This is an optimization exercise on Yosys and OpenROAD, whose aim is small area, a short achievable clock period and few clock cycles per item, not a production implementation. RTL that was checked went through simulation tests only; none was proved equivalent to the original. Not every run is shown, and edits may drop behaviour that the tests do not exercise. No functional check of the RTL was part of runs 5 and 6.

==> flow/design.v, too long to show whole: its modules and the start of the top module <==
// module fft: 3680 lines
// module fa: 4 lines
// module hpg: 4 lines
// module icy: 3 lines
// module ncy: 3 lines
// module xs: 3 lines
module fft (
    input wire clk,
    input wire rst_n,
    input wire start,
    input wire [127:0] x_real_flat,
    input wire [127:0] x_imag_flat,
    output wire [127:0] X_real_flat,
    output wire [127:0] X_imag_flat,
    output logic done
);
  // ...
==> flow/flow/run.sh <==
#!/bin/bash
# Layout flow: the standard ORFS flow (standard.sh), with the input and
# output port buffers made sky130_fd_sc_hd__buf_1 instead of the flow's default
# buffer. Every port still gets its own buffer.
set -euo pipefail
bash standard.sh "BUFFER_PORTS_ARGS=-buffer_cell sky130_fd_sc_hd__buf_1" finish > standard_flow.log 2>&1
==> flow/standard.sh <==
#!/bin/bash
# synth_recipe.tcl (not shown) runs the flow's synth.tcl, then flattens the netlist and writes it again
# the make line also repeats each setting of config.mk as NAME=value (left out here)
make -C /OpenROAD-flow-scripts/flow DESIGN_CONFIG=/design/flow/config.mk WORK_HOME=/design/flow/orfs CLKGATE_MAP_FILE= SYNTH_SCRIPT=/design/flow/synth_recipe.tcl "${@:-finish}"
==> flow/config.mk <==
export PLATFORM = sky130hd
export DESIGN_NAME = fft
export DESIGN_NICKNAME = fft
export VERILOG_FILES = /design/flow/design.v
export SDC_FILE = /design/flow/constraint.sdc
export NUM_CORES = 4
export LEC_CHECK = 0
export CAP_MARGIN = 20
export CORE_MARGIN = 2
export CORE_UTILIZATION = 30
export SLEW_MARGIN = 20
export SYNTH_HIERARCHICAL = 1
export SYNTH_MINIMUM_KEEP_SIZE = 0
==> flow/constraint.sdc <==
create_clock -name core_clock -period 10.0 [get_ports {clk}]
set_input_delay 2.0000 -clock core_clock [delete_from_list [all_inputs] [get_ports {clk}]]
set_output_delay 2.0000 -clock core_clock [all_outputs]
set_load 0.01 [all_outputs]
Fig. 1: run 1, path with the least slack
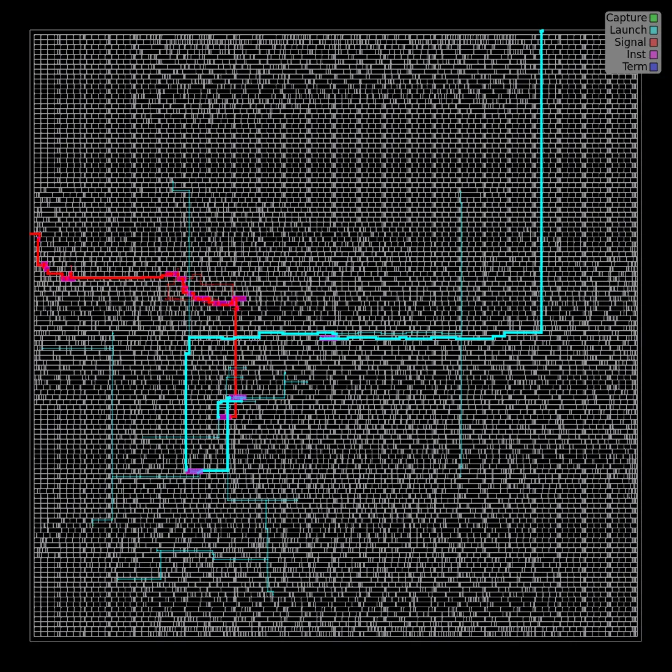
minimum clock period: 7870 ps
Setup TNS Final: 0 ps
final cell count without fillers: 4648
worst setup margin: 2130 ps

Fig. 2: run 1, gate families picked out
Drawn at 1.5 px/um.
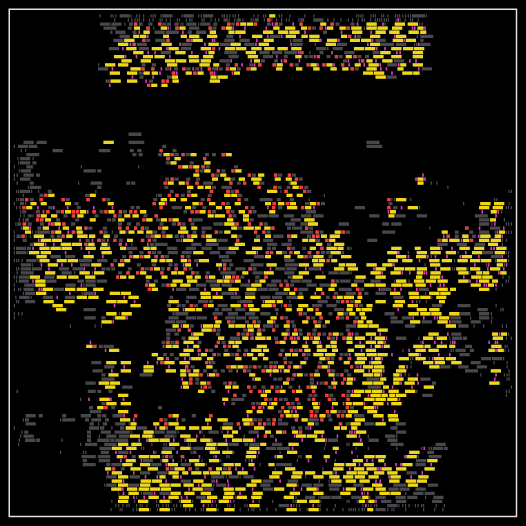
family	color	cells	most used
AND-OR and OR-AND gates	red	366	a21o_1
inverters	magenta	431	inv_1
adder and majority cells	yellow	988	fa_1

Fig. 3: run 1, M1 wires
Drawn at 1.5 px/um. Supply wires on this layer in gray.
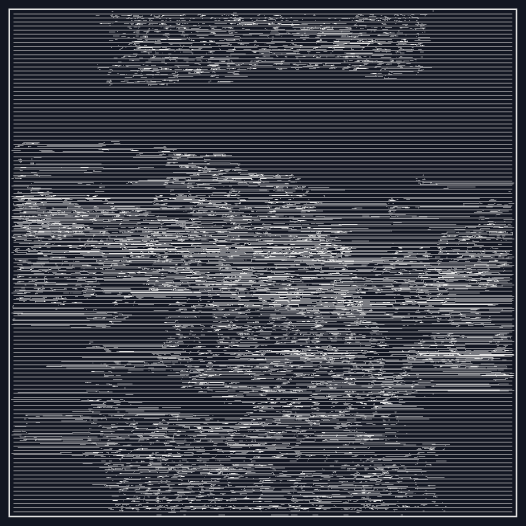
wire length on this layer	38.2 mm
nets with wire on the layer	4059
share of all routed wire	39%
main direction	horizontal
longest straight run	149 um

==> results by group, run 1 <==
Outcome
  • Outcome: no timing/DRC/antenna violations

Logic synthesis
  • Post-synthesis cell type count: 19
  • Yosys top cell area share: 33.7%
  • Synth area leaders: fa_1 (34%), dfxtp_1 (19%), ha_1 (16%)
  • Leading area contributor after synthesis: fa_1
  • Top_reg_cell synth: dfxtp_1
  • Async set-reset flop share out of synthesis: 0.314%
  • Synthesized Nets: 4039
  • Seq cells post-synth: 318
  • Number of synthesized flops with an enable pin: 0

Floorplanning
  • Die X: 337 um
  • CORE AREA: 110000 um2
  • I/O pin total: 516
  • Vert. Die Dim: 337 um
  • Die area: 114000 um2

Clock network
  • Post-CTS setup repair buffer count: 0
  • Max Root-Sink Buffers: 3
  • Inserted Clock Buffers: 42
  • CTS Root Cell: clkbuf_16
  • CTS Hold Bufs: 0
  • CTS tree: built

Worst hold path
  • Hold Crit Class: primary input to async pin

Detailed routing
  • # DRC: 0
  • Iter 0 DRT Violations: 694
  • Drt pass-1 iters: 5
  • Antenna Nets Post-Route: 0
  • Via Count: 19267
  • Drt wl/cell: 20.9 um
  • DRT Wirelength: 97300 um

Placement
  • Port bufs: 515
  • Final Wtd Congestion: 0.874
  • Dpl hpwl: 90200 um

Global route
  • First-pass GRT wire length: 139000 um
  • Grt ovf: 0
  • Initial antenna violation count: 15

Layout
  • Number of fillers in the final layout: 11173
  • Final Util: 33.3%
  • Share of cells above drive strength 1: 2.73%

Timing
  • Period utilization: 78.7%
  • Fmax: 0.127 GHz
  • Slew Viols, Final: 0
  • Measured slew at the worst slew-check pin: 1030 ps
  • Unrepaired setup endpoints after global routing: no
  • Final hold violation count: 0

Worst setup path
  • CP max stage delay: 830 ps
  • Crit-path most repeated cell: a21o_1
  • Slowest CP cell: xnor2_1
  • Crit Path Category: flop to primary output
  • Critical Path AT: 5870 ps
  • CP Capture Type: primary output
Testbench counts for the RTL of run 1, summed over its fixed seeds: cycles 2,408, items 2,400.
[run 1: worst max-delay path, delay by kind of cell (launching register included)]
| kind | cells | cell delay [ps] |
|---|---|---|
| compound gates | 5 | 980 |
| xor+xnor | 5 | 1730 |
| flops | 1 | 440 |
| fa+ha+maj | 5 | 1720 |
| buf+inv | 3 | 340 |
[run 1: layer usage]
layer	vias to the layer above	track usage (%)	wire, um
met5	-	0	150
met4	22	7.38	4230
met3	129	3.77	5170
met2	404	31.3	49500
met1	9417	19.8	38200
li1	9295	-	-
[run 1: per-stage QoR]
stage	hold slack, ps	area [um2]	setup slack [ps]	std cells
6_report	1140	36800	2130	4648
5_1_grt	1120	36800	1710	4646
4_1_cts	1090	36800	2000	4643
3_5_place_dp	1770	35300	2170	4570
3_3_place_gp	1760	35300	2260	4570
2_1_floorplan	1700	33300	2760	2804
[run 1: kinds of logic after synthesis]
logic type / after synthesis / share of synthesized area (%)
buffers and inverters: 671 / 10.3
AOI/OAI and AO/OA: 366 / 8.25
and+or+nand+nor: 11 / 0.139
xor gates and xnor gates: 450 / 12.5
DFF: 318 / 19.1
adders and majority gates: 988 / 49.7
[run 1: cells in the final DEF (no fill, tap or decap), types with 4 or more instances in the layout]
master / count
maj3_1: 6
clkbuf_8: 10
xnor3_1: 7
a21o_1: 366
diode_2: 5
xnor2_1: 46
buf_1: 515
clkinv_2: 4
inv_1: 431
xor2_1: 387
nor2_1: 4
fa_1: 560
dfxtp_1: 317
clkbuf_16: 43
nand2_1: 5
ha_1: 416
maj3_2: 6
[run 1: final cells by class]
type / count / area [um2] / area share, %
Inverter: 431 / 1620 / 4.40
Clock buffer: 56 / 1220 / 3.33
Multi-Input combinational cell: 1815 / 23500 / 63.9
Antenna cell: 5 / 12.5 / 0.0340
Tap cell: 1488 / 1860 / 5.06
Sequential cell: 318 / 6370 / 17.3
Timing Repair Buffer: 518 / 1960 / 5.32
Clock inverter: 17 / 238 / 0.646
Fig. 4: run 1, placement by cell class
Drawn at 2 px/um.
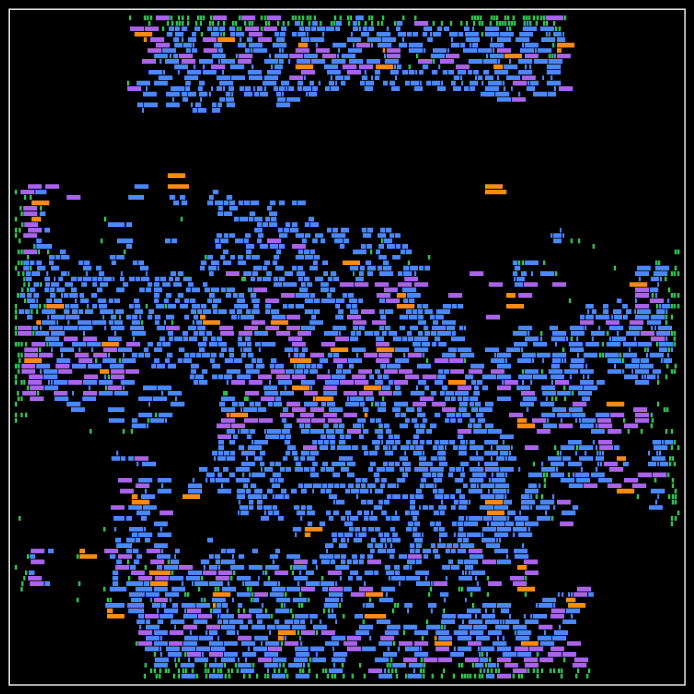

## Run 2: large edit since run 1, in outline
flow/design.v: 3697 -> 3827 lines; modules unchanged: 5
  fft: edited, 3680 -> 3810 lines
Fig. 5: run 2, placement by cell class
Drawn at 2 px/um.
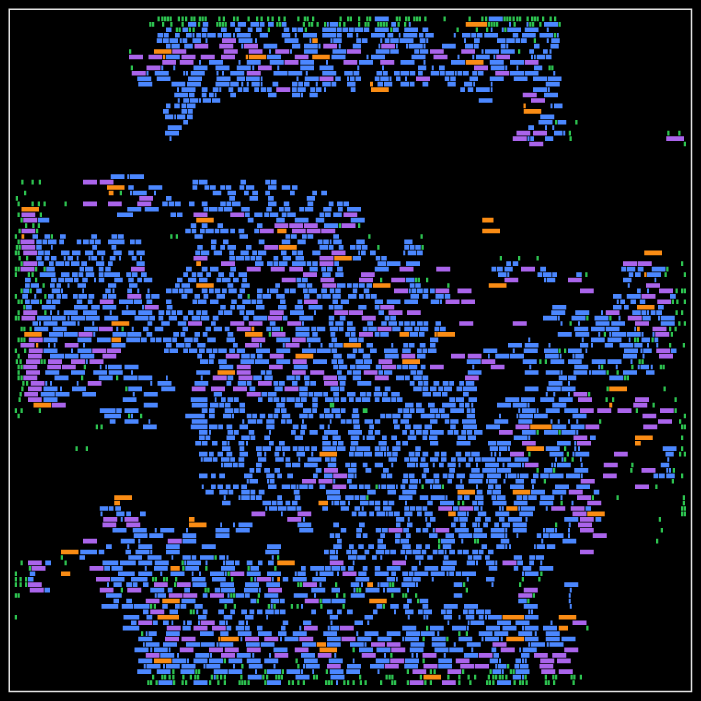
class	color	cells	share of their area
other buffers and delay cells	green	517	5.5%
clock drivers and dummy loads	orange	80	4.3%
combinational and other logic	blue	2364	72%
flops	purple	321	18%

Fig. 6: run 2, M1 wires
Drawn at 1.5 px/um. Supply wires on this layer in gray.
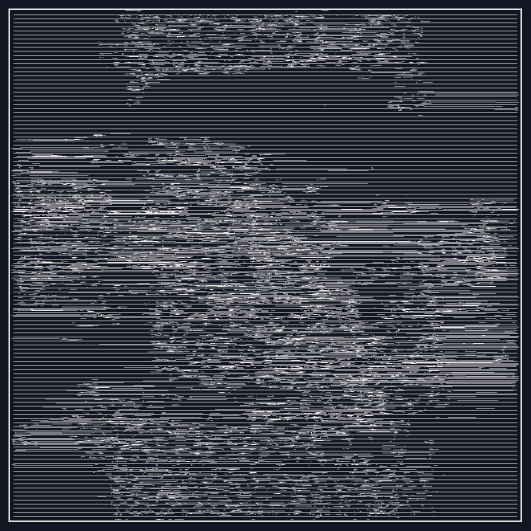
grt met1 use: 20.1%
DRT Wirelength: 99600 um
Via Count: 20028

==> results by group, run 2 <==
Worst hold path
  • Hold Crit Class: primary input to async pin

Timing
  • Unrepaired setup endpoints after global routing: no
  • Slew Viols, Final: 0
  • Final hold violation count: 0

Clock network
  • CTS Hold Bufs: 0
  • CTS tree: built
  • Inserted Clock Buffers: 45
  • Max Root-Sink Buffers: 3
  • Post-CTS setup repair buffer count: 0

Placement
  • Dpl cells: 4702
  • Placed instance area: 36000 um2
  • Final Wtd Congestion: 0.854

Layout
  • Design area: 37500 um2
  • Sequential cell area: 6430 um2
  • Share of cells above drive strength 1: 2.68%
  • Area of the multi-input gates: 24100 um2
  • Most frequent cells in the layout: buf_1 (515), fa_1 (498), ha_1 (472)

Global route
  • Initial antenna violation count: 11
  • Grt ovf: 0

Logic synthesis
  • Yosys top cell area share: 29.4%
  • Top_reg_cell synth: dfxtp_1
  • Leading area contributor after synthesis: fa_1

Floorplanning
  • I/O pin total: 516
  • Vert. Die Dim: 340 um
  • CORE AREA: 112000 um2

Detailed routing
  • Iter 0 DRT Violations: 620
  • Drt wl/cell: 20.8 um
  • Drt pass-1 iters: 4

Outcome
  • Outcome: no timing/DRC/antenna violations

Worst setup path
  • Crit Path Category: primary input to flop
  • Cell family with most CP delay: adder cells
Testbench counts for the RTL of run 2, summed over its fixed seeds: cycles 2,408, items 2,400.
Fig. 7: run 2, path with the least slack
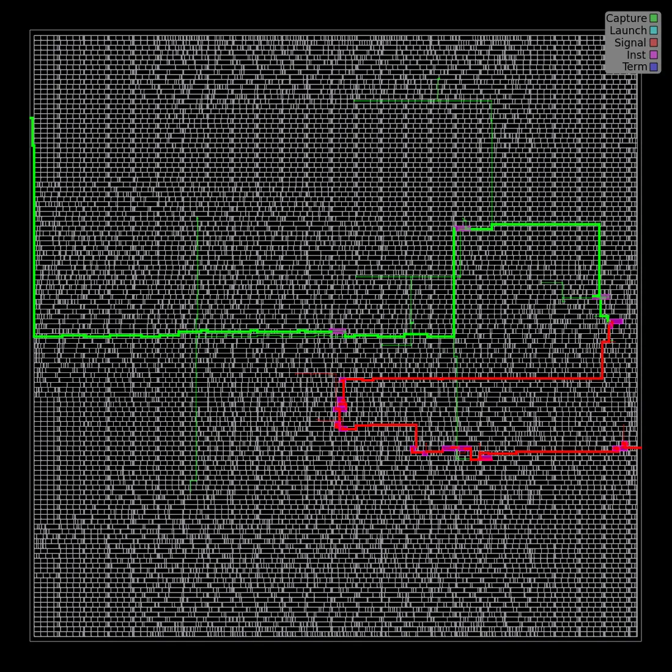
worst setup margin: 2700 ps
Final Util: 33.4%
final cell count without fillers: 4785
minimum clock period: 7300 ps

Fig. 8: run 2, routed metal per tile
Drawn at 1 px/um. The die is cut into 34 by 34 equal tiles; dark purple is low, yellow is high, scaled to the fullest tile. Values are wire area over tile area, all layers added.
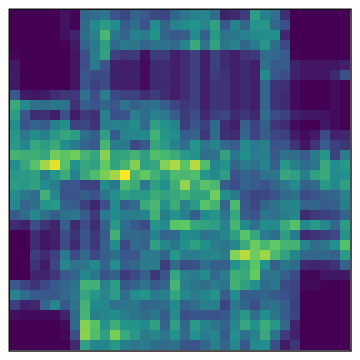
nearly empty tiles	13%
tiles over half the peak	19%
mean over tiles	0.13
fullest tile	0.43
emptiest ninth of the die	top right

[run 2: changes by cell type in the layout (fill, tap and decap cells not counted), moves of 3 or more]
cell,delta
a21o_1,+62
fa_1,-62
xor2_1,+61
ha_1,+56
inv_1,-8
clkbuf_1,+4
xnor2_1,-4
xnor3_1,+4
dfxtp_1,+3
nand2_1,+3
nor2b_1,+3
xor3_1,+3
[run 2: stage by stage]
stage,utilization [%],hold WS (ps),setup slack [ps]
floorplan,-,1700,2900
global placement,32.0,1760,2140
detailed placement,32.0,1760,2080
CTS,33.4,1080,2590
global route,33.4,1100,2510
finish,33.4,1140,2700
[run 2: cells by family (layout without fill, tap and decap cells)]
| kind of cell | count (synthesis) | count (layout) | share of synthesized area [%] |
|---|---|---|---|
| xor gates and xnor gates | 514 | 514 | 14.2 |
| other | 0 | 3 | 0 |
| AOI/OAI and AO/OA | 428 | 428 | 9.47 |
| DFF | 321 | 321 | 18.9 |
| adders and majority gates | 982 | 982 | 47.1 |
| buffers and inverters | 663 | 1020 | 9.99 |
| and+or+nand+nor | 17 | 17 | 0.225 |
[run 2: area by class of cell]
cell class              count  area share [%]
flip-flops and latches    321            17.2
clock buffers              60            3.37
clock inverters            20           0.674
diodes                      3          0.0200
multi-input cells        1941            64.3
well taps                1500            5.01
repair buffers            517            5.20
inverters                 423            4.24
[run 2: metal layers]
metal | wire length (um) | vias to the layer above | GRT usage (%)
met5 | 83 | - | 0
met4 | 2220 | 14 | 4.11
met3 | 4670 | 98 | 3.05
met2 | 53300 | 378 | 33.2
met1 | 39300 | 9749 | 20.1
li1 | - | 9789 | -
Fig. 9: run 2, gate families picked out
Drawn at 1.5 px/um.
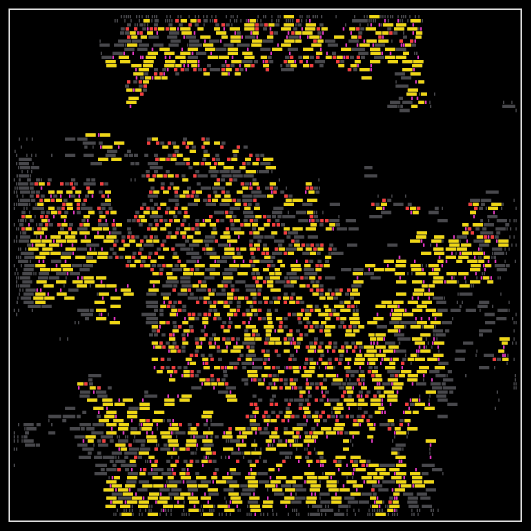

==> run 3, diff against run 2 <==
--- a/flow/config.mk
+++ b/flow/config.mk
@@ -10,2 +10,3 @@
 export CORE_UTILIZATION = 30
+export SETUP_SLACK_MARGIN = 3
 export SLEW_MARGIN = 20
Fig. 10: run 3, gate families picked out
Drawn at 1.5 px/um.
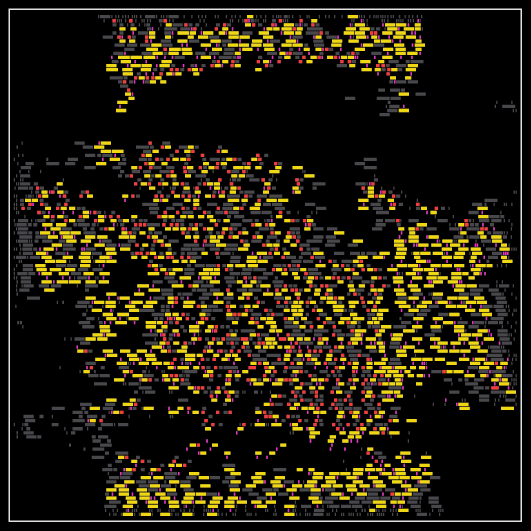
family	color	cells	most used
AND-OR and OR-AND gates	red	428	a21o_1
adder and majority cells	yellow	982	ha_1
inverters	magenta	423	inv_1

Fig. 11: run 3, M1 wires
Drawn at 1.5 px/um. Supply wires on this layer in gray.
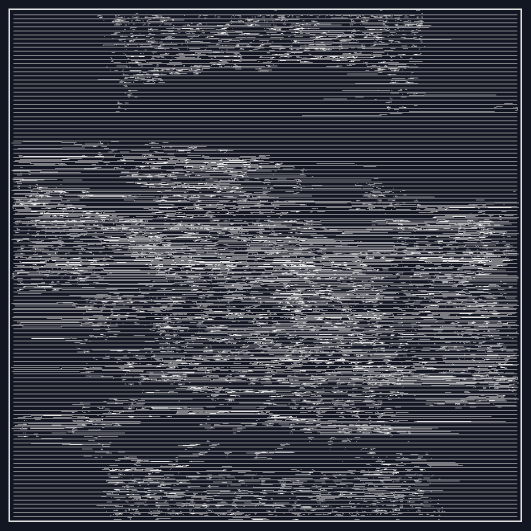
grt met1 use: 20.2%
Via Count: 20167
DRT Wirelength: 101000 um

Fig. 12: run 3, routed metal per tile
Drawn at 1 px/um. The die is cut into 34 by 34 equal tiles; dark purple is low, yellow is high, scaled to the fullest tile. Values are wire area over tile area, all layers added.
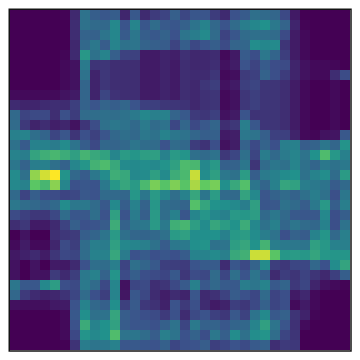
drt wl/cell: 21.1 um
Total GRT Usage: 17.6%

Fig. 13: run 3, placement by cell class
Drawn at 2 px/um.
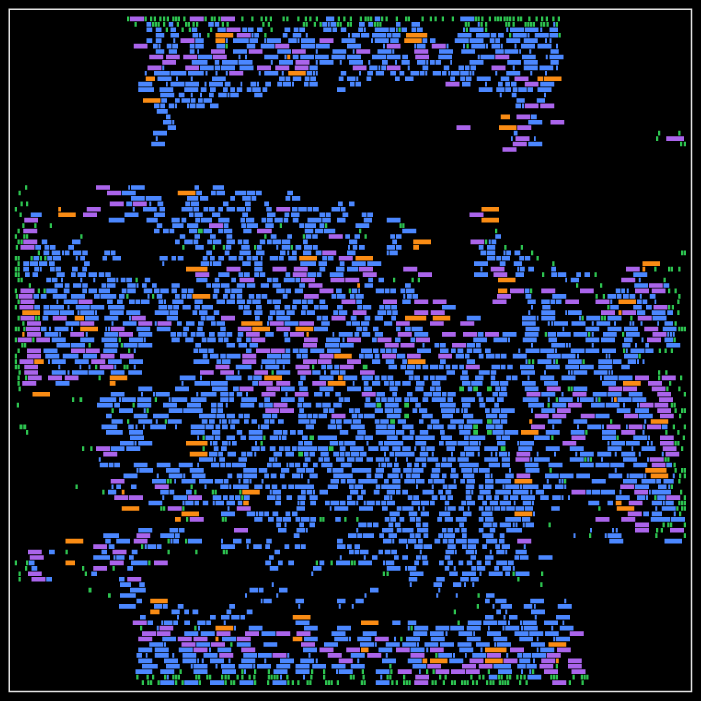
class	color	cells	share of their area
combinational and other logic	blue	2364	73%
other buffers and delay cells	green	532	5.6%
clock drivers and dummy loads	orange	84	4.5%
flops	purple	321	17%

==> results by group, run 3 <==
Worst setup path
  • Critical Path AT: 7380 ps
  • CP Capture Type: flop
  • Crit Path Category: primary input to flop

Timing
  • Minimum clock period: 6880 ps
  • Measured slew at the worst slew-check pin: 525 ps
  • Unrepaired setup endpoints after global routing: yes
  • Period utilization: 68.8%
  • Final hold violation count: 0
  • Slew Viols, Final: 0
  • Fmax: 0.145 GHz

Outcome
  • Outcome: no timing/DRC/antenna violations

Floorplanning
  • CORE AREA: 112000 um2
  • Die area: 116000 um2
  • Vert. Die Dim: 340 um
  • Die X: 340 um
  • I/O pin total: 516

Global route
  • First-pass GRT wire length: 144000 um
  • Grt ovf: 0
  • Initial antenna violation count: 12

Layout
  • Most frequent cells in the layout: buf_1 (510), ha_1 (465), fa_1 (460)
  • Most common cell after layout, fill and taps aside: buf_1

Placement
  • Dpl hpwl: 93100 um

Detailed routing
  • Iter 0 DRT Violations: 789
  • # DRC: 0

Logic synthesis
  • Number of synthesized flops with an enable pin: 0
  • Yosys top cell area share: 29.4%
  • Async set-reset flop share out of synthesis: 0.312%
  • Post-synthesis cell type count: 20
  • Leading area contributor after synthesis: fa_1
  • Seq cells post-synth: 321

Clock network
  • Max Root-Sink Buffers: 3
==> run 3: metrics by stage <==
step	instances	util, %	area, um2	hold WS, ps
floorplan	2925	-	34000	1700
global placement	4703	32.1	36000	1760
detailed placement	4703	32.1	36000	1760
CTS	4787	33.6	37800	1070
global route	4802	34.6	38800	1100
finish	4803	34.6	38800	1130
==> run 3: repair_timing <==
item,CTS,global route
pin swaps,2,32
endpoints found under the hold margin,0,0
setup buffers,0,14
endpoints found under the setup margin,19,48
gates resized for setup,27,137
==> run 3: logic make-up (layout without fill, tap and decap cells) <==
group | count (synthesis) | after routing | share of synthesized area [%]
simple gates | 17 | 17 | 0.225
other cells | 0 | 2 | 0
buf+inv | 663 | 1039 | 9.99
fa+ha+maj | 982 | 982 | 47.1
flops | 321 | 321 | 18.9
xor+xnor | 514 | 514 | 14.2
compound gates | 428 | 428 | 9.47
==> run 3: critical path, delay by kind of cell <==
kind / cells / cell delay, ps
adder cells (fa/ha/maj): 12 / 4730
buffers and inverters: 3 / 230
AND/OR/NAND/NOR: 2 / 420
==> run 3: cell type report <==
cell class                      count  area, um2  share of cell area, %
Multi-Input combinational cell   1941      25200                   64.9
Sequential cell                   321       6440                   16.6
Timing Repair Buffer              532       2070                   5.32
Tap cell                         1500       1880                   4.83
Inverter                          423       1590                   4.09
Clock buffer                       58       1310                   3.37
Clock inverter                     26        339                  0.873
Antenna cell                        2       5.00                 0.0129
==> run 3: routing by layer <==
layer	share of wire, %	track usage, %	wire, um
met4	3.5	5.70	3530
met1	39	20.2	39500
met5	0.087	0	88
met2	52	32.2	52400
met3	5.6	3.61	5670
Fig. 14: run 3, path with the least slack
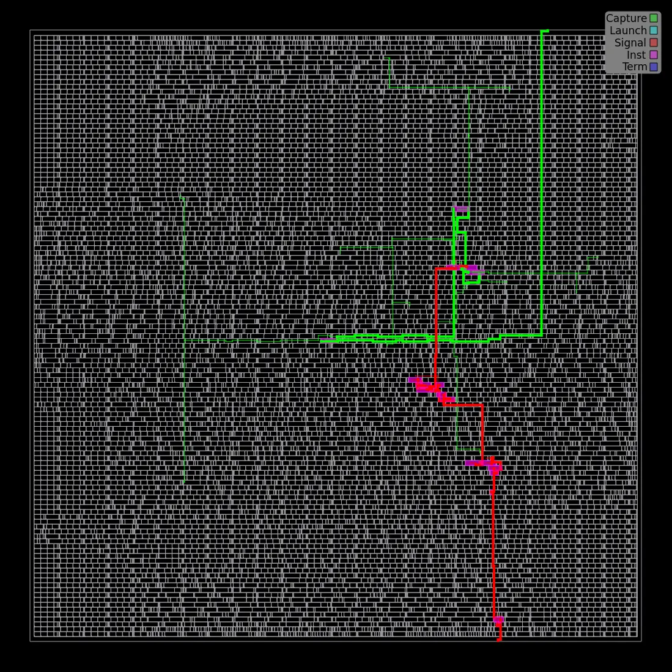

==> run 4, diff against run 3 <==
--- a/flow/config.mk
+++ b/flow/config.mk
@@ -10,2 +10,4 @@
 export CORE_UTILIZATION = 30
+export CTS_CLUSTER_DIAMETER = 80
+export CTS_CLUSTER_SIZE = 40
 export SETUP_SLACK_MARGIN = 3
Fig. 15: run 4, path with the least slack
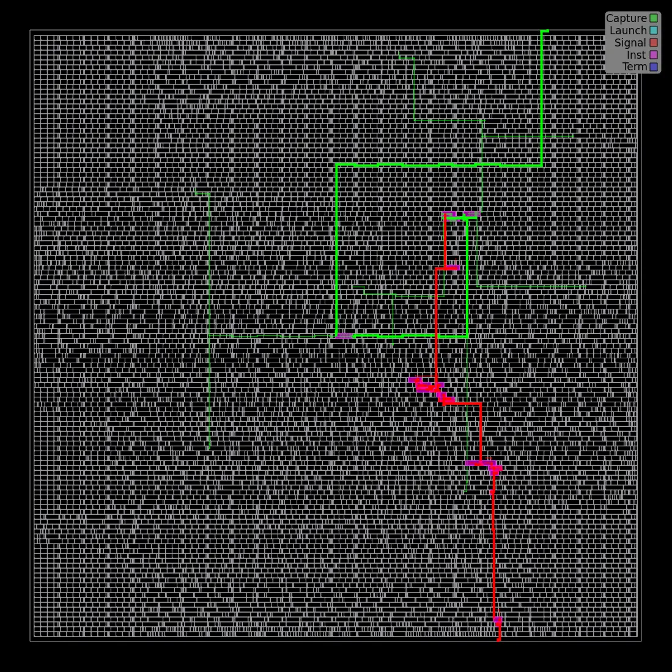
Final Util: 34.1%
minimum clock period: 6920 ps
worst setup margin: 3080 ps
final cell count without fillers: 4783

Fig. 16: run 4, gate families picked out
Drawn at 1.5 px/um.
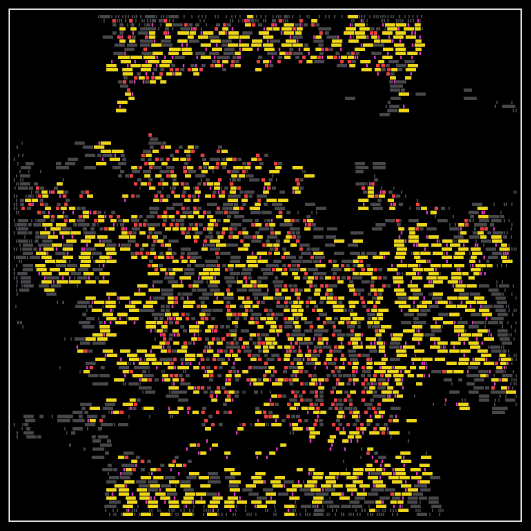
family	color	cells	most used
AND-OR and OR-AND gates	red	428	a21o_1
inverters	magenta	423	inv_1
adder and majority cells	yellow	982	ha_1

Fig. 17: run 4, routed metal per tile
Drawn at 1 px/um. The die is cut into 34 by 34 equal tiles; dark purple is low, yellow is high, scaled to the fullest tile. Values are wire area over tile area, all layers added.
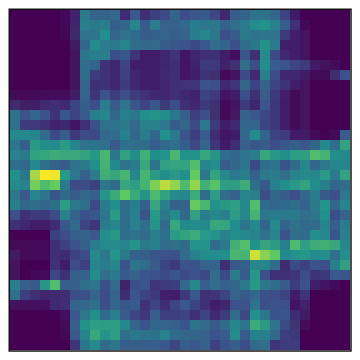
densest ninth of the die	middle
tiles over half the peak	12%
fullest tile	0.49

Fig. 18: run 4, placement by cell class
Drawn at 2 px/um.
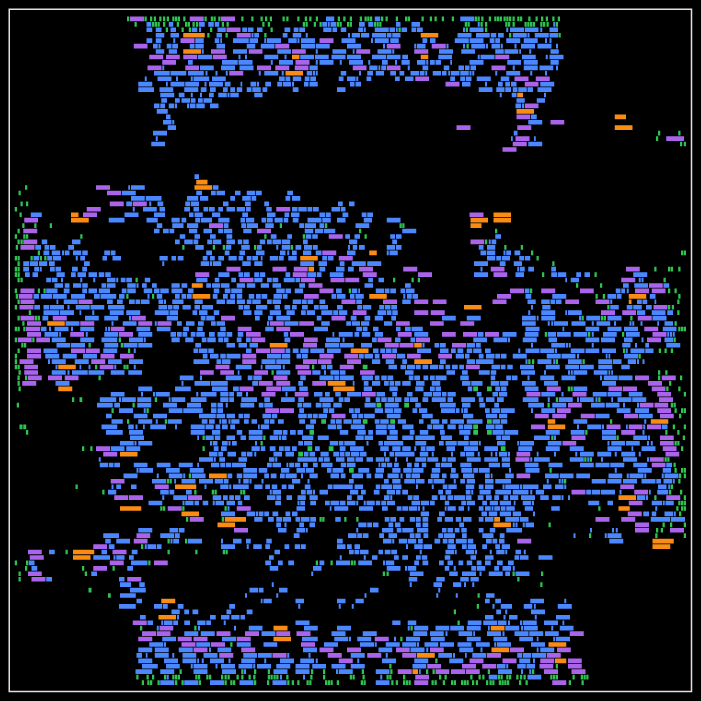
class	color	cells	share of their area
clock drivers and dummy loads	orange	64	3.8%
other buffers and delay cells	green	533	5.7%
combinational and other logic	blue	2364	73%
flops	purple	321	18%

==> results by group, run 4 <==
Outcome
  • Outcome: no timing/DRC/antenna violations

Worst setup path
  • Cell count along the critical path: 17
  • CP Capture Type: flop
  • Slowest CP cell: fa_2
  • CP max stage delay: 580 ps
  • Cell family with most CP delay: adder cells

Timing
  • Setup TNS Final: 0 ps
  • Measured slew at the worst slew-check pin: 583 ps
  • Unrepaired setup endpoints after global routing: yes

Layout
  • Area of the multi-input gates: 25000 um2
  • Share of cells above drive strength 1: 7.01%
  • Number of fillers in the final layout: 11468
  • Most frequent cells in the layout: buf_1 (510), ha_1 (469), fa_1 (465)

Worst hold path
  • Hold Crit Class: primary input to async pin

Floorplanning
  • CORE AREA: 112000 um2
  • I/O pin total: 516
  • Die area: 116000 um2

Logic synthesis
  • Post-synthesis cell type count: 20
  • Synthesized Nets: 4154
  • Async set-reset flop share out of synthesis: 0.312%
  • Seq cells post-synth: 321
  • Post-Synth Adder-Cell Area: 47.1%
  • Leading area contributor after synthesis: fa_1
  • Simple-Gate Fraction of Synth Area: 0.225%
  • Main combinational cell family by area after synthesis: adder cells
  • Compound-Gate Fraction of Synth Area: 9.47%

Placement
  • Port bufs: 515
  • Dpl hpwl: 93100 um
  • Dpl cells: 4703

Global route
  • Total GRT Usage: 17.4%
  • Initial antenna violation count: 12

Clock network
  • CTS tree: built
  • Max Root-Sink Buffers: 3
  • CTS Hold Bufs: 0
  • Inserted Clock Buffers: 35
  • CTS Root Cell: clkbuf_16

Detailed routing
  • DRT Wirelength: 100000 um
  • Drt wl/cell: 21.0 um
  • Antenna Nets Post-Route: 0
[run 4: cell counts after synthesis]
Identical to the previous run, type by type.
[run 4: metal layers]
layer,share of wire [%],vias to the layer above,track usage (%),routed length [um]
met1,40,9886,20.4,40100
li1,-,9727,-,-
met4,2.0,18,3.65,1970
met3,4.8,92,3.11,4830
met2,53,358,32.8,53300
met5,0.11,-,0,109
[run 4: timing repair]
item                       4_1_cts  5_1_grt
resized for setup               22      107
setup endpoints to repair       18       48
buffers inserted                 0       15
pin swaps                        0       25
[run 4: logic make-up after synthesis]
logic type	count (synthesis)
fa+ha+maj	982
buf+inv	663
xor+xnor	514
compound gates	428
flops	321
simple gates	17
[run 4: cell type report]
class / count / share of cell area, %
multi-input combinational: 1941 / 65.1
sequential: 321 / 16.8
timing repair buffer: 533 / 5.41
tap: 1500 / 4.90
inverter: 423 / 4.14
clock buffer: 36 / 2.35
clock inverter: 28 / 1.29
antenna: 1 / 0.00653
[run 4: stage by stage]
step / cell area (um2) / hold WS (ps) / worst slack (ps)
floorplan: 34000 / 1700 / 3020
global placement: 36000 / 1760 / 2270
detailed placement: 36000 / 1760 / 2260
CTS: 37500 / 1100 / 3000
global route: 38300 / 1120 / 2890
finish: 38300 / 1150 / 3080
Fig. 19: run 4, M1 wires
Drawn at 1.5 px/um. Supply wires on this layer in gray.
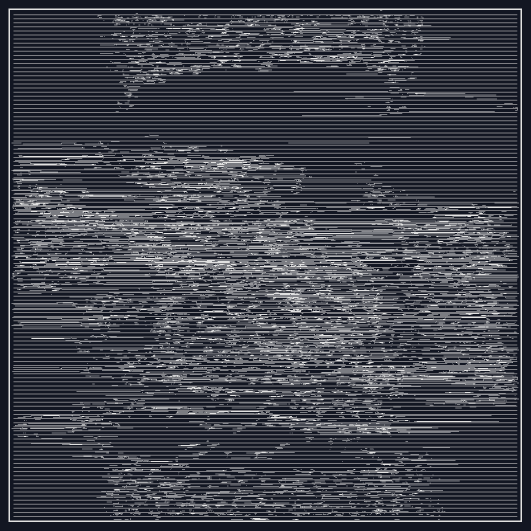

--- run 5: outline of the changes from run 4 ---
flow/design.v: 3827 -> 3918 lines; modules unchanged: 4
  fft: edited, 3810 -> 3904 lines
  removed: ncy
==> flow/run.sh (new file) <==
#!/bin/bash
# synth_recipe.tcl (not shown) runs the flow's synth.tcl, then flattens the netlist and writes it again
# the make line also repeats each setting of config.mk as NAME=value (left out here)
make -C /OpenROAD-flow-scripts/flow DESIGN_CONFIG=/design/flow/config.mk WORK_HOME=/design/flow/orfs CLKGATE_MAP_FILE= SYNTH_SCRIPT=/design/flow/synth_recipe.tcl finish
--- a/flow/config.mk
+++ b/flow/config.mk
@@ -9,7 +9,4 @@
 export CORE_MARGIN = 2
 export CORE_UTILIZATION = 30
-export CTS_CLUSTER_DIAMETER = 80
-export CTS_CLUSTER_SIZE = 40
-export SETUP_SLACK_MARGIN = 3
 export SLEW_MARGIN = 20
 export SYNTH_HIERARCHICAL = 1
removed: flow/flow/run.sh
removed: flow/standard.sh
Fig. 20: run 5, M1 wires
Drawn at 1.5 px/um. Supply wires on this layer in gray.
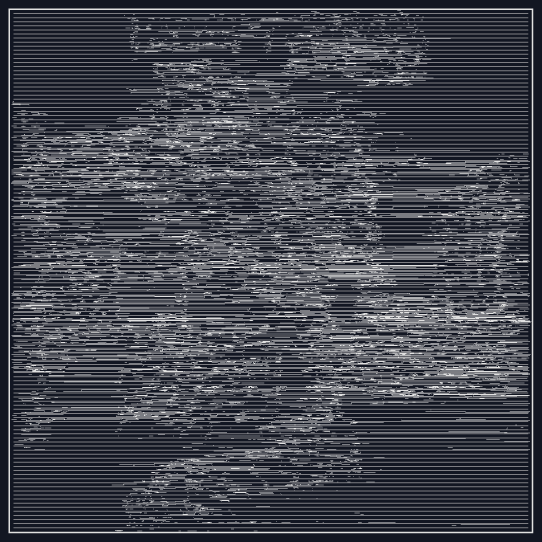
longest straight run	112 um
wire length on this layer	46.9 mm

Fig. 21: run 5, placement by cell class
Drawn at 2 px/um.
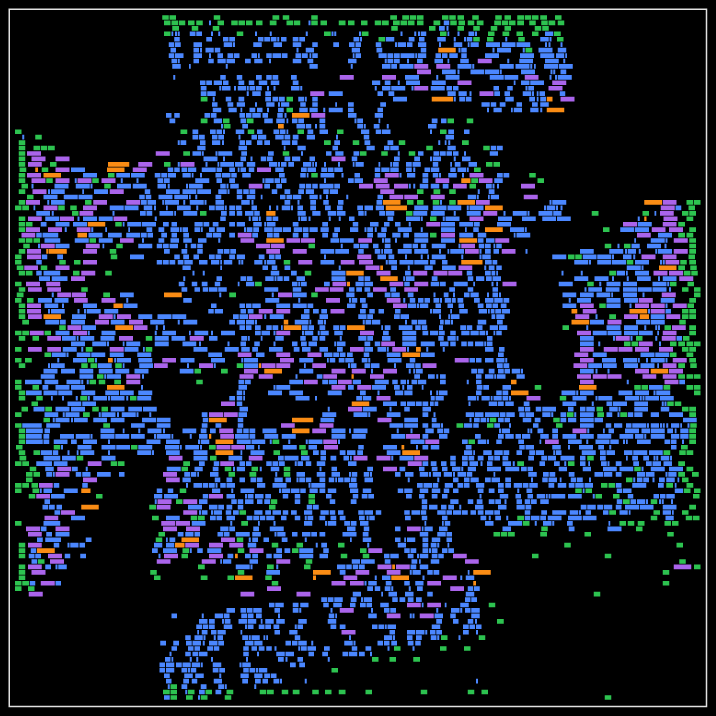
class	color	cells	share of their area
flops	purple	318	16%
clock drivers and dummy loads	orange	75	3.5%
other buffers and delay cells	green	515	13%
combinational and other logic	blue	2709	68%

Fig. 22: run 5, routed metal per tile
Drawn at 1 px/um. The die is cut into 35 by 35 equal tiles; dark purple is low, yellow is high, scaled to the fullest tile. Values are wire area over tile area, all layers added.
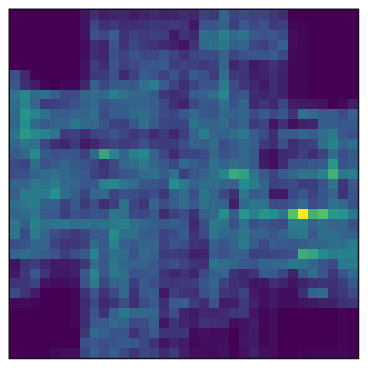
tiles over half the peak	1.5%
emptiest ninth of the die	top right
nearly empty tiles	16%
fullest tile	0.73
mean over tiles	0.15

Fig. 23: run 5, gate families picked out
Drawn at 1.5 px/um.
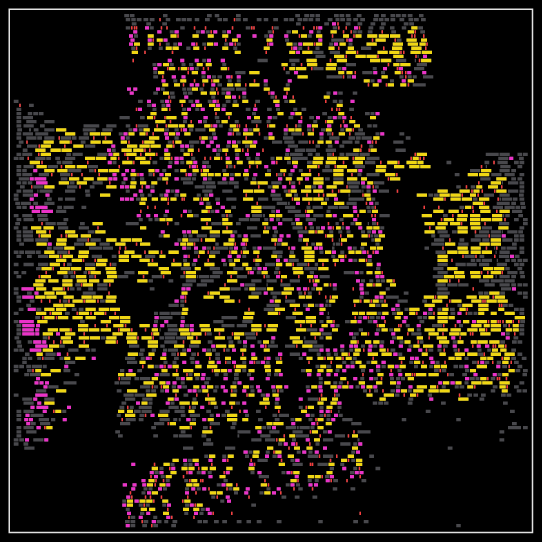
family	color	cells	most used
XOR/XNOR gates	magenta	568	xor2_1
inverters	red	651	inv_1
adder and majority cells	yellow	976	ha_1

==> results by group, run 5 <==
Outcome
  • Outcome: complete, but fails checks
  • Layout check faults: antenna rules

Clock network
  • Inserted Clock Buffers: 41
  • Gates resized, CTS repair: 0
  • Max Root-Sink Buffers: 3
  • CTS Hold Bufs: 0
  • Post-CTS setup repair buffer count: 0

Worst setup path
  • CP Capture Type: primary output
  • Critical Path AT: 6320 ps

Timing
  • Unrepaired setup endpoints after global routing: no
  • Fmax: 0.120 GHz
  • Min Hold Slack: 1560 ps
  • Slew Viols, Final: 0
  • Minimum clock period: 8320 ps
  • Measured slew at the worst slew-check pin: 896 ps
  • Period utilization: 83.2%
  • Final hold violation count: 0

Placement
  • Port bufs: 515
  • Placed instance area: 41100 um2
  • Dpl cells: 5078
  • Final Wtd Congestion: 0.889

Detailed routing
  • Antenna Nets Post-Route: 1
  • DRT Wirelength: 112000 um
  • # DRC: 0
  • Drt pass-1 iters: 5
  • Drt wl/cell: 21.7 um

Logic synthesis
  • Synthesized Nets: 4456
  • Post-synthesis cell type count: 27
  • Async set-reset flop share out of synthesis: 0.314%
  • Seq cells post-synth: 318
  • Number of synthesized flops with an enable pin: 0
  • Top_reg_cell synth: dfxtp_1
  • Leading area contributor after synthesis: fa_1
  • Synth area leaders: fa_1 (25%), ha_1 (18%), dfxtp_1 (18%)

Layout
  • Final cell count without fillers: 5166
  • Design area: 42500 um2
  • Most frequent cells in the layout: inv_1 (651), ha_1 (524), clkdlybuf4s50_1 (515)
  • Most common cell after layout, fill and taps aside: inv_1

Global route
  • Grt ovf: 0
  • First-pass GRT wire length: 160000 um
  • Initial antenna violation count: 32

Worst hold path
  • Hold Crit Class: primary input to async pin
run 5: cell types whose count changed in the layout (fill, tap and decap cells not counted), sizes merged, moves of 8 or more:
cell and delta:
a21o -428, diode +12, xor2 +50, clkbuf +15, fa -50, ha +52, maj3 -8, xnor2 +10
inv +215, clkdlybuf4s50 +515, buf -529, a21oi +478
run 5: stage by stage:
stage | util [%] | worst slack, ps
2_1_floorplan | - | 3430
3_3_place_gp | 34.9 | 2230
4_1_cts | 36.1 | 1550
5_1_grt | 36.1 | 1200
3_5_place_dp | 34.9 | 2190
6_report | 36.2 | 1680
run 5: final cells by class:
class,count,area (um2)
fill,11739,75100
multi-input combinational,2058,25200
sequential,318,6370
timing repair buffer,515,5150
inverter,651,2440
tap,1536,1920
clock buffer,55,1190
clock inverter,20,248
antenna,13,32.5
run 5: kinds of logic (layout without fill, tap and decap cells):
family	count (synthesis)	after routing	share of synthesized area, %
adders and majority gates	976	976	43.9
buffers and inverters	849	1241	11.1
xor gates and xnor gates	568	568	14.7
AOI/OAI and AO/OA	486	486	12.0
DFF	318	318	18.0
and+or+nand+nor	28	28	0.402
other	0	13	0
run 5: routing by layer:
| metal | track usage (%) | vias up | part of all wire [%] |
|---|---|---|---|
| met1 | 22.6 | 10753 | 42 |
| li1 | - | 10682 | - |
| met4 | 5.37 | 30 | 3.1 |
| met5 | 0 | - | 0.18 |
| met2 | 32.3 | 524 | 48 |
| met3 | 5.00 | 127 | 6.7 |
run 5: worst max-delay path, cell delays in order, from the launching register on:
cell and delay (ps):
dfxtp_1 340, inv_1 50, ha_1 310, a21oi_2 200, a21oi_2 80, xnor2_1 610, inv_1 270, ha_1 400
xor2_1 210, inv_1 70, ha_1 310, a21oi_2 200, xor2_1 170, inv_1 60, ha_1 310, a21oi_2 200
xor2_1 340, inv_1 90, ha_1 320, a21oi_2 220, a21oi_2 80, xor2_1 300, clkdlybuf4s50_1 600
Fig. 24: run 5, path with the least slack
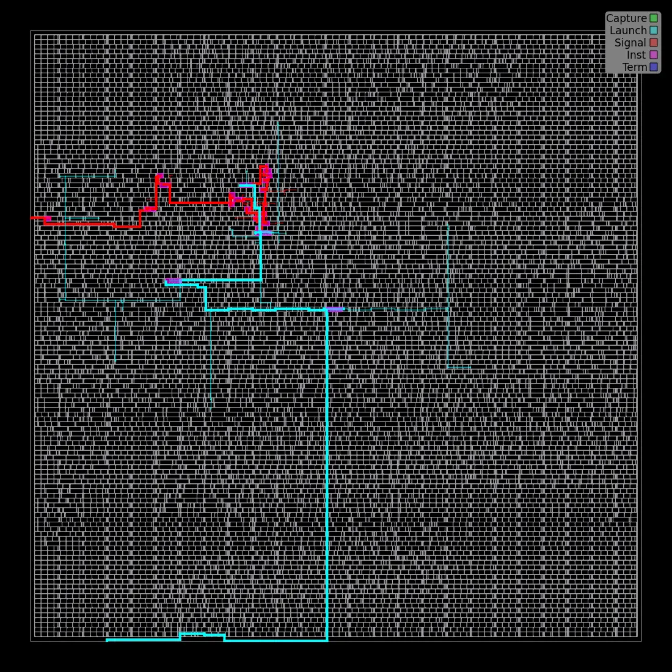

--- run 6: outline of the changes from run 5 ---
flow/design.v: 3918 -> 3425 lines; modules unchanged: 0
  fft: edited, 3904 -> 3425 lines
  removed: fa, hpg, icy, xs
--- a/flow/config.mk
+++ b/flow/config.mk
@@ -8,6 +8,4 @@
 export CAP_MARGIN = 20
 export CORE_MARGIN = 2
-export CORE_UTILIZATION = 30
+export CORE_UTILIZATION = 40
 export SLEW_MARGIN = 20
-export SYNTH_HIERARCHICAL = 1
-export SYNTH_MINIMUM_KEEP_SIZE = 0
Fig. 25: run 6, path with the least slack
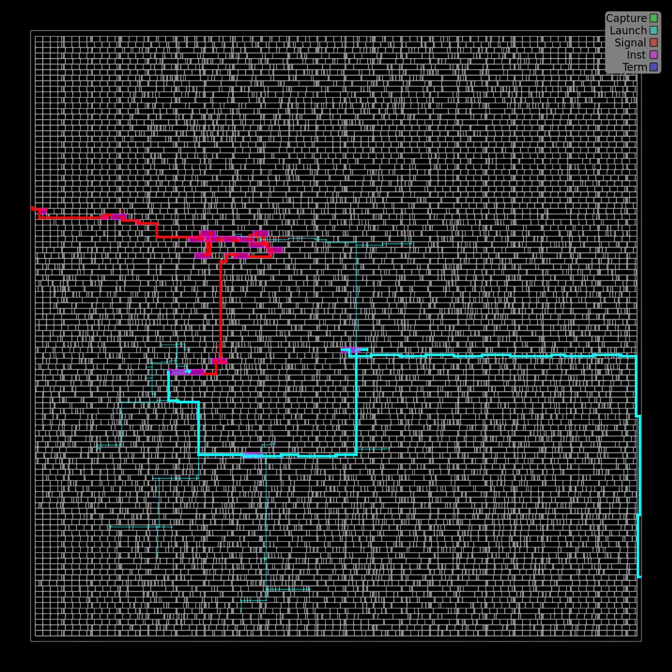
worst setup margin: 352 ps
Final Util: 47.4%
minimum clock period: 9650 ps
final cell count without fillers: 4753

Fig. 26: run 6, routed metal per tile
Drawn at 1 px/um. The die is cut into 30 by 30 equal tiles; dark purple is low, yellow is high, scaled to the fullest tile. Values are wire area over tile area, all layers added.
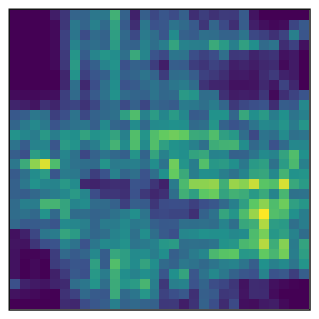
nearly empty tiles	7.0%
fullest tile	0.52
mean over tiles	0.18
emptiest ninth of the die	top left
tiles over half the peak	20%

==> results by group, run 6 <==
Logic synthesis
  • Synthesized Nets: 4441
  • Yosys top cell area share: 43.3%
  • Number of synthesized flops with an enable pin: 0
  • Leading area contributor after synthesis: fa_1
  • Synth area leaders: fa_1 (43%), dfxtp_1 (19%), inv_1 (11%)
  • Top_reg_cell synth: dfxtp_1
  • Async set-reset flop share out of synthesis: 0.302%

Floorplanning
  • Die X: 299 um
  • Die area: 89600 um2

Placement
  • Port bufs: 515
  • Setup WS pre-CTS: 178 ps
  • Final Wtd Congestion: 0.959

Clock network
  • Max Root-Sink Buffers: 3
  • CTS Root Cell: clkbuf_16
  • CTS tree: built

Detailed routing
  • Via Count: 20643
  • Iter 0 DRT Violations: 788
  • # DRC: 0
  • Drt pass-1 iters: 5
  • DRT Wirelength: 96900 um
  • Drt wl/cell: 20.4 um
  • Antenna Nets Post-Route: 0

Outcome
  • Outcome: no timing/DRC/antenna violations

Global route
  • Grt ovf: 0
  • Total GRT Usage: 22.4%
  • First-pass GRT wire length: 145000 um
  • Initial antenna violation count: 23

Worst hold path
  • Hold Crit Class: primary input to async pin

Timing
  • Measured slew at the worst slew-check pin: 681 ps
  • Final hold violation count: 0
  • Setup TNS Final: 0 ps
  • Period utilization: 96.5%
  • Unrepaired setup endpoints after global routing: no
  • Slew Viols, Final: 0

Layout
  • Most frequent cells in the layout: inv_1 (1000), fa_1 (754), clkdlybuf4s50_1 (515)
  • Number of fillers in the final layout: 8119
  • Share of cells above drive strength 1: 3.15%

Worst setup path
  • Crit Path Category: flop to primary output
  • Critical path startpoint category: flop
  • Critical Path AT: 7650 ps
  • CP Capture Type: primary output
Fig. 27: run 6, placement by cell class
Drawn at 2 px/um.
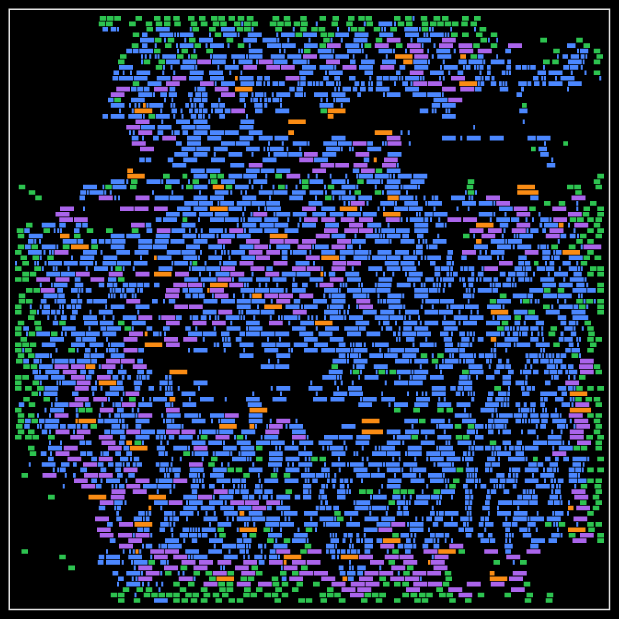
design area: 41100 um2
CORE AREA: 86600 um2

Fig. 28: run 6, gate families picked out
Drawn at 1.5 px/um.
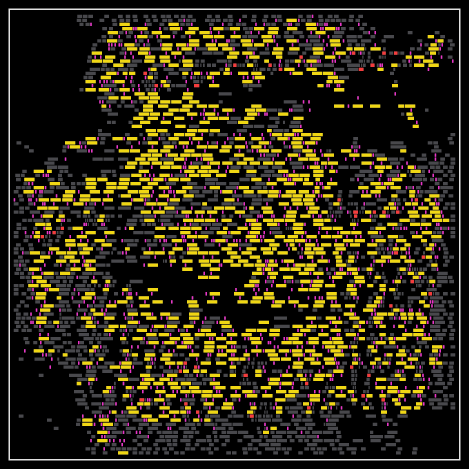
multi-input gate share of total cell area: 55.0%
most common cell after layout, fill and taps aside: inv_1

==> run 6: cell type report <==
| cell class | instances | area (um2) | area share (%) |
|---|---|---|---|
| antenna | 15 | 37.5 | 0.0914 |
| timing repair buffer | 523 | 5220 | 12.7 |
| multi-input combinational | 1651 | 22600 | 55.0 |
| clock inverter | 28 | 284 | 0.692 |
| inverter | 1001 | 3760 | 9.15 |
| clock buffer | 49 | 1120 | 2.72 |
| tap | 1155 | 1450 | 3.52 |
| sequential | 331 | 6630 | 16.1 |
==> run 6: what timing repair did <==
action | 4_1_cts | 5_1_grt
hold buffers | 0 | 0
endpoints found under the setup margin | 0 | 2
setup buffers | 0 | 0
gates resized for setup | 0 | 1
==> run 6: layer usage <==
layer	up-vias	track usage, %	routed length, um
li1	9647	-	-
met1	10343	26.3	37400
met2	488	39.6	49200
met3	143	5.58	6220
met4	22	8.12	3890
met5	-	0	126
==> run 6: worst max-delay path, cell delays in order, from the launching register on <==
cell and delay, ps:
dfxtp_1 340, fa_1 640, inv_1 80, fa_1 660
inv_1 100, fa_1 380, inv_1 70, fa_1 480
fa_1 440, fa_1 390, fa_1 380, fa_1 390
fa_1 470, fa_1 420, fa_1 530, inv_1 90
fa_1 410, xnor2_1 220, clkdlybuf4s50_1 570
==> run 6: cell families after synthesis <==
| kind of cell | after synthesis | synth area share (%) |
|---|---|---|
| compound gates | 181 | 3.32 |
| xor+xnor | 289 | 7.42 |
| fa+ha+maj | 986 | 51.3 |
| buf+inv | 1258 | 16.3 |
| flops | 331 | 19.0 |
| simple gates | 195 | 2.64 |
==> run 6: metrics by stage <==
| stage | std cells | util, % | area [um2] | hold WS [ps] |
|---|---|---|---|---|
| floorplan | 3240 | - | 34900 | 1700 |
| global placement | 4661 | 45.7 | 39600 | 2150 |
| detailed placement | 4661 | 45.7 | 39600 | 2150 |
| CTS | 4738 | 47.4 | 41000 | 1530 |
| global route | 4742 | 47.4 | 41000 | 1530 |
| finish | 4753 | 47.4 | 41100 | 1570 |

==> what the ideal ports hide <==
The flow's constraints put no driver on any port. The routed layouts listed below were extracted and timed again, unchanged, in two steps. Step 1, drivers: a clkbuf_16 drives clk and a buf_2 each remaining input, both assumed. Step 2 moves the port delays by t, midway between the first and last clock arrival at a register: inputs arrive t later, outputs are due t later. That takes back most of the time a late clock gives input paths. Slacks: ideal ports / drivers / drivers and shift; pairs: ideal ports / drivers.
run	shift t [ns]	setup slack, ns	hold slack, ns	clock arrival spread, ns	pins driven straight from the clock port
run 1	0.690	2.131 / 2.066 / 2.185	1.143 / 1.102 / 1.792	0.031 / 0.032	1
run 2	0.689	2.702 / 2.735 / 2.056	1.143 / 1.097 / 1.786	0.041 / 0.042	1
run 3	0.687	3.116 / 3.074 / 2.470	1.131 / 1.087 / 1.774	0.037 / 0.036	1
run 4	0.686	3.082 / 3.081 / 2.434	1.147 / 1.107 / 1.793	0.057 / 0.057	1
run 5	0.649	1.679 / 1.611 / 2.260	1.556 / 1.519 / 2.168	0.032 / 0.031	1
run 6	0.647	0.352 / 0.284 / 0.211	1.565 / 1.526 / 2.173	0.020 / 0.020	1
For run 4, which loses most, drivers alone change the setup slack by -0.001 ns; drivers and shift together by -0.648 ns.
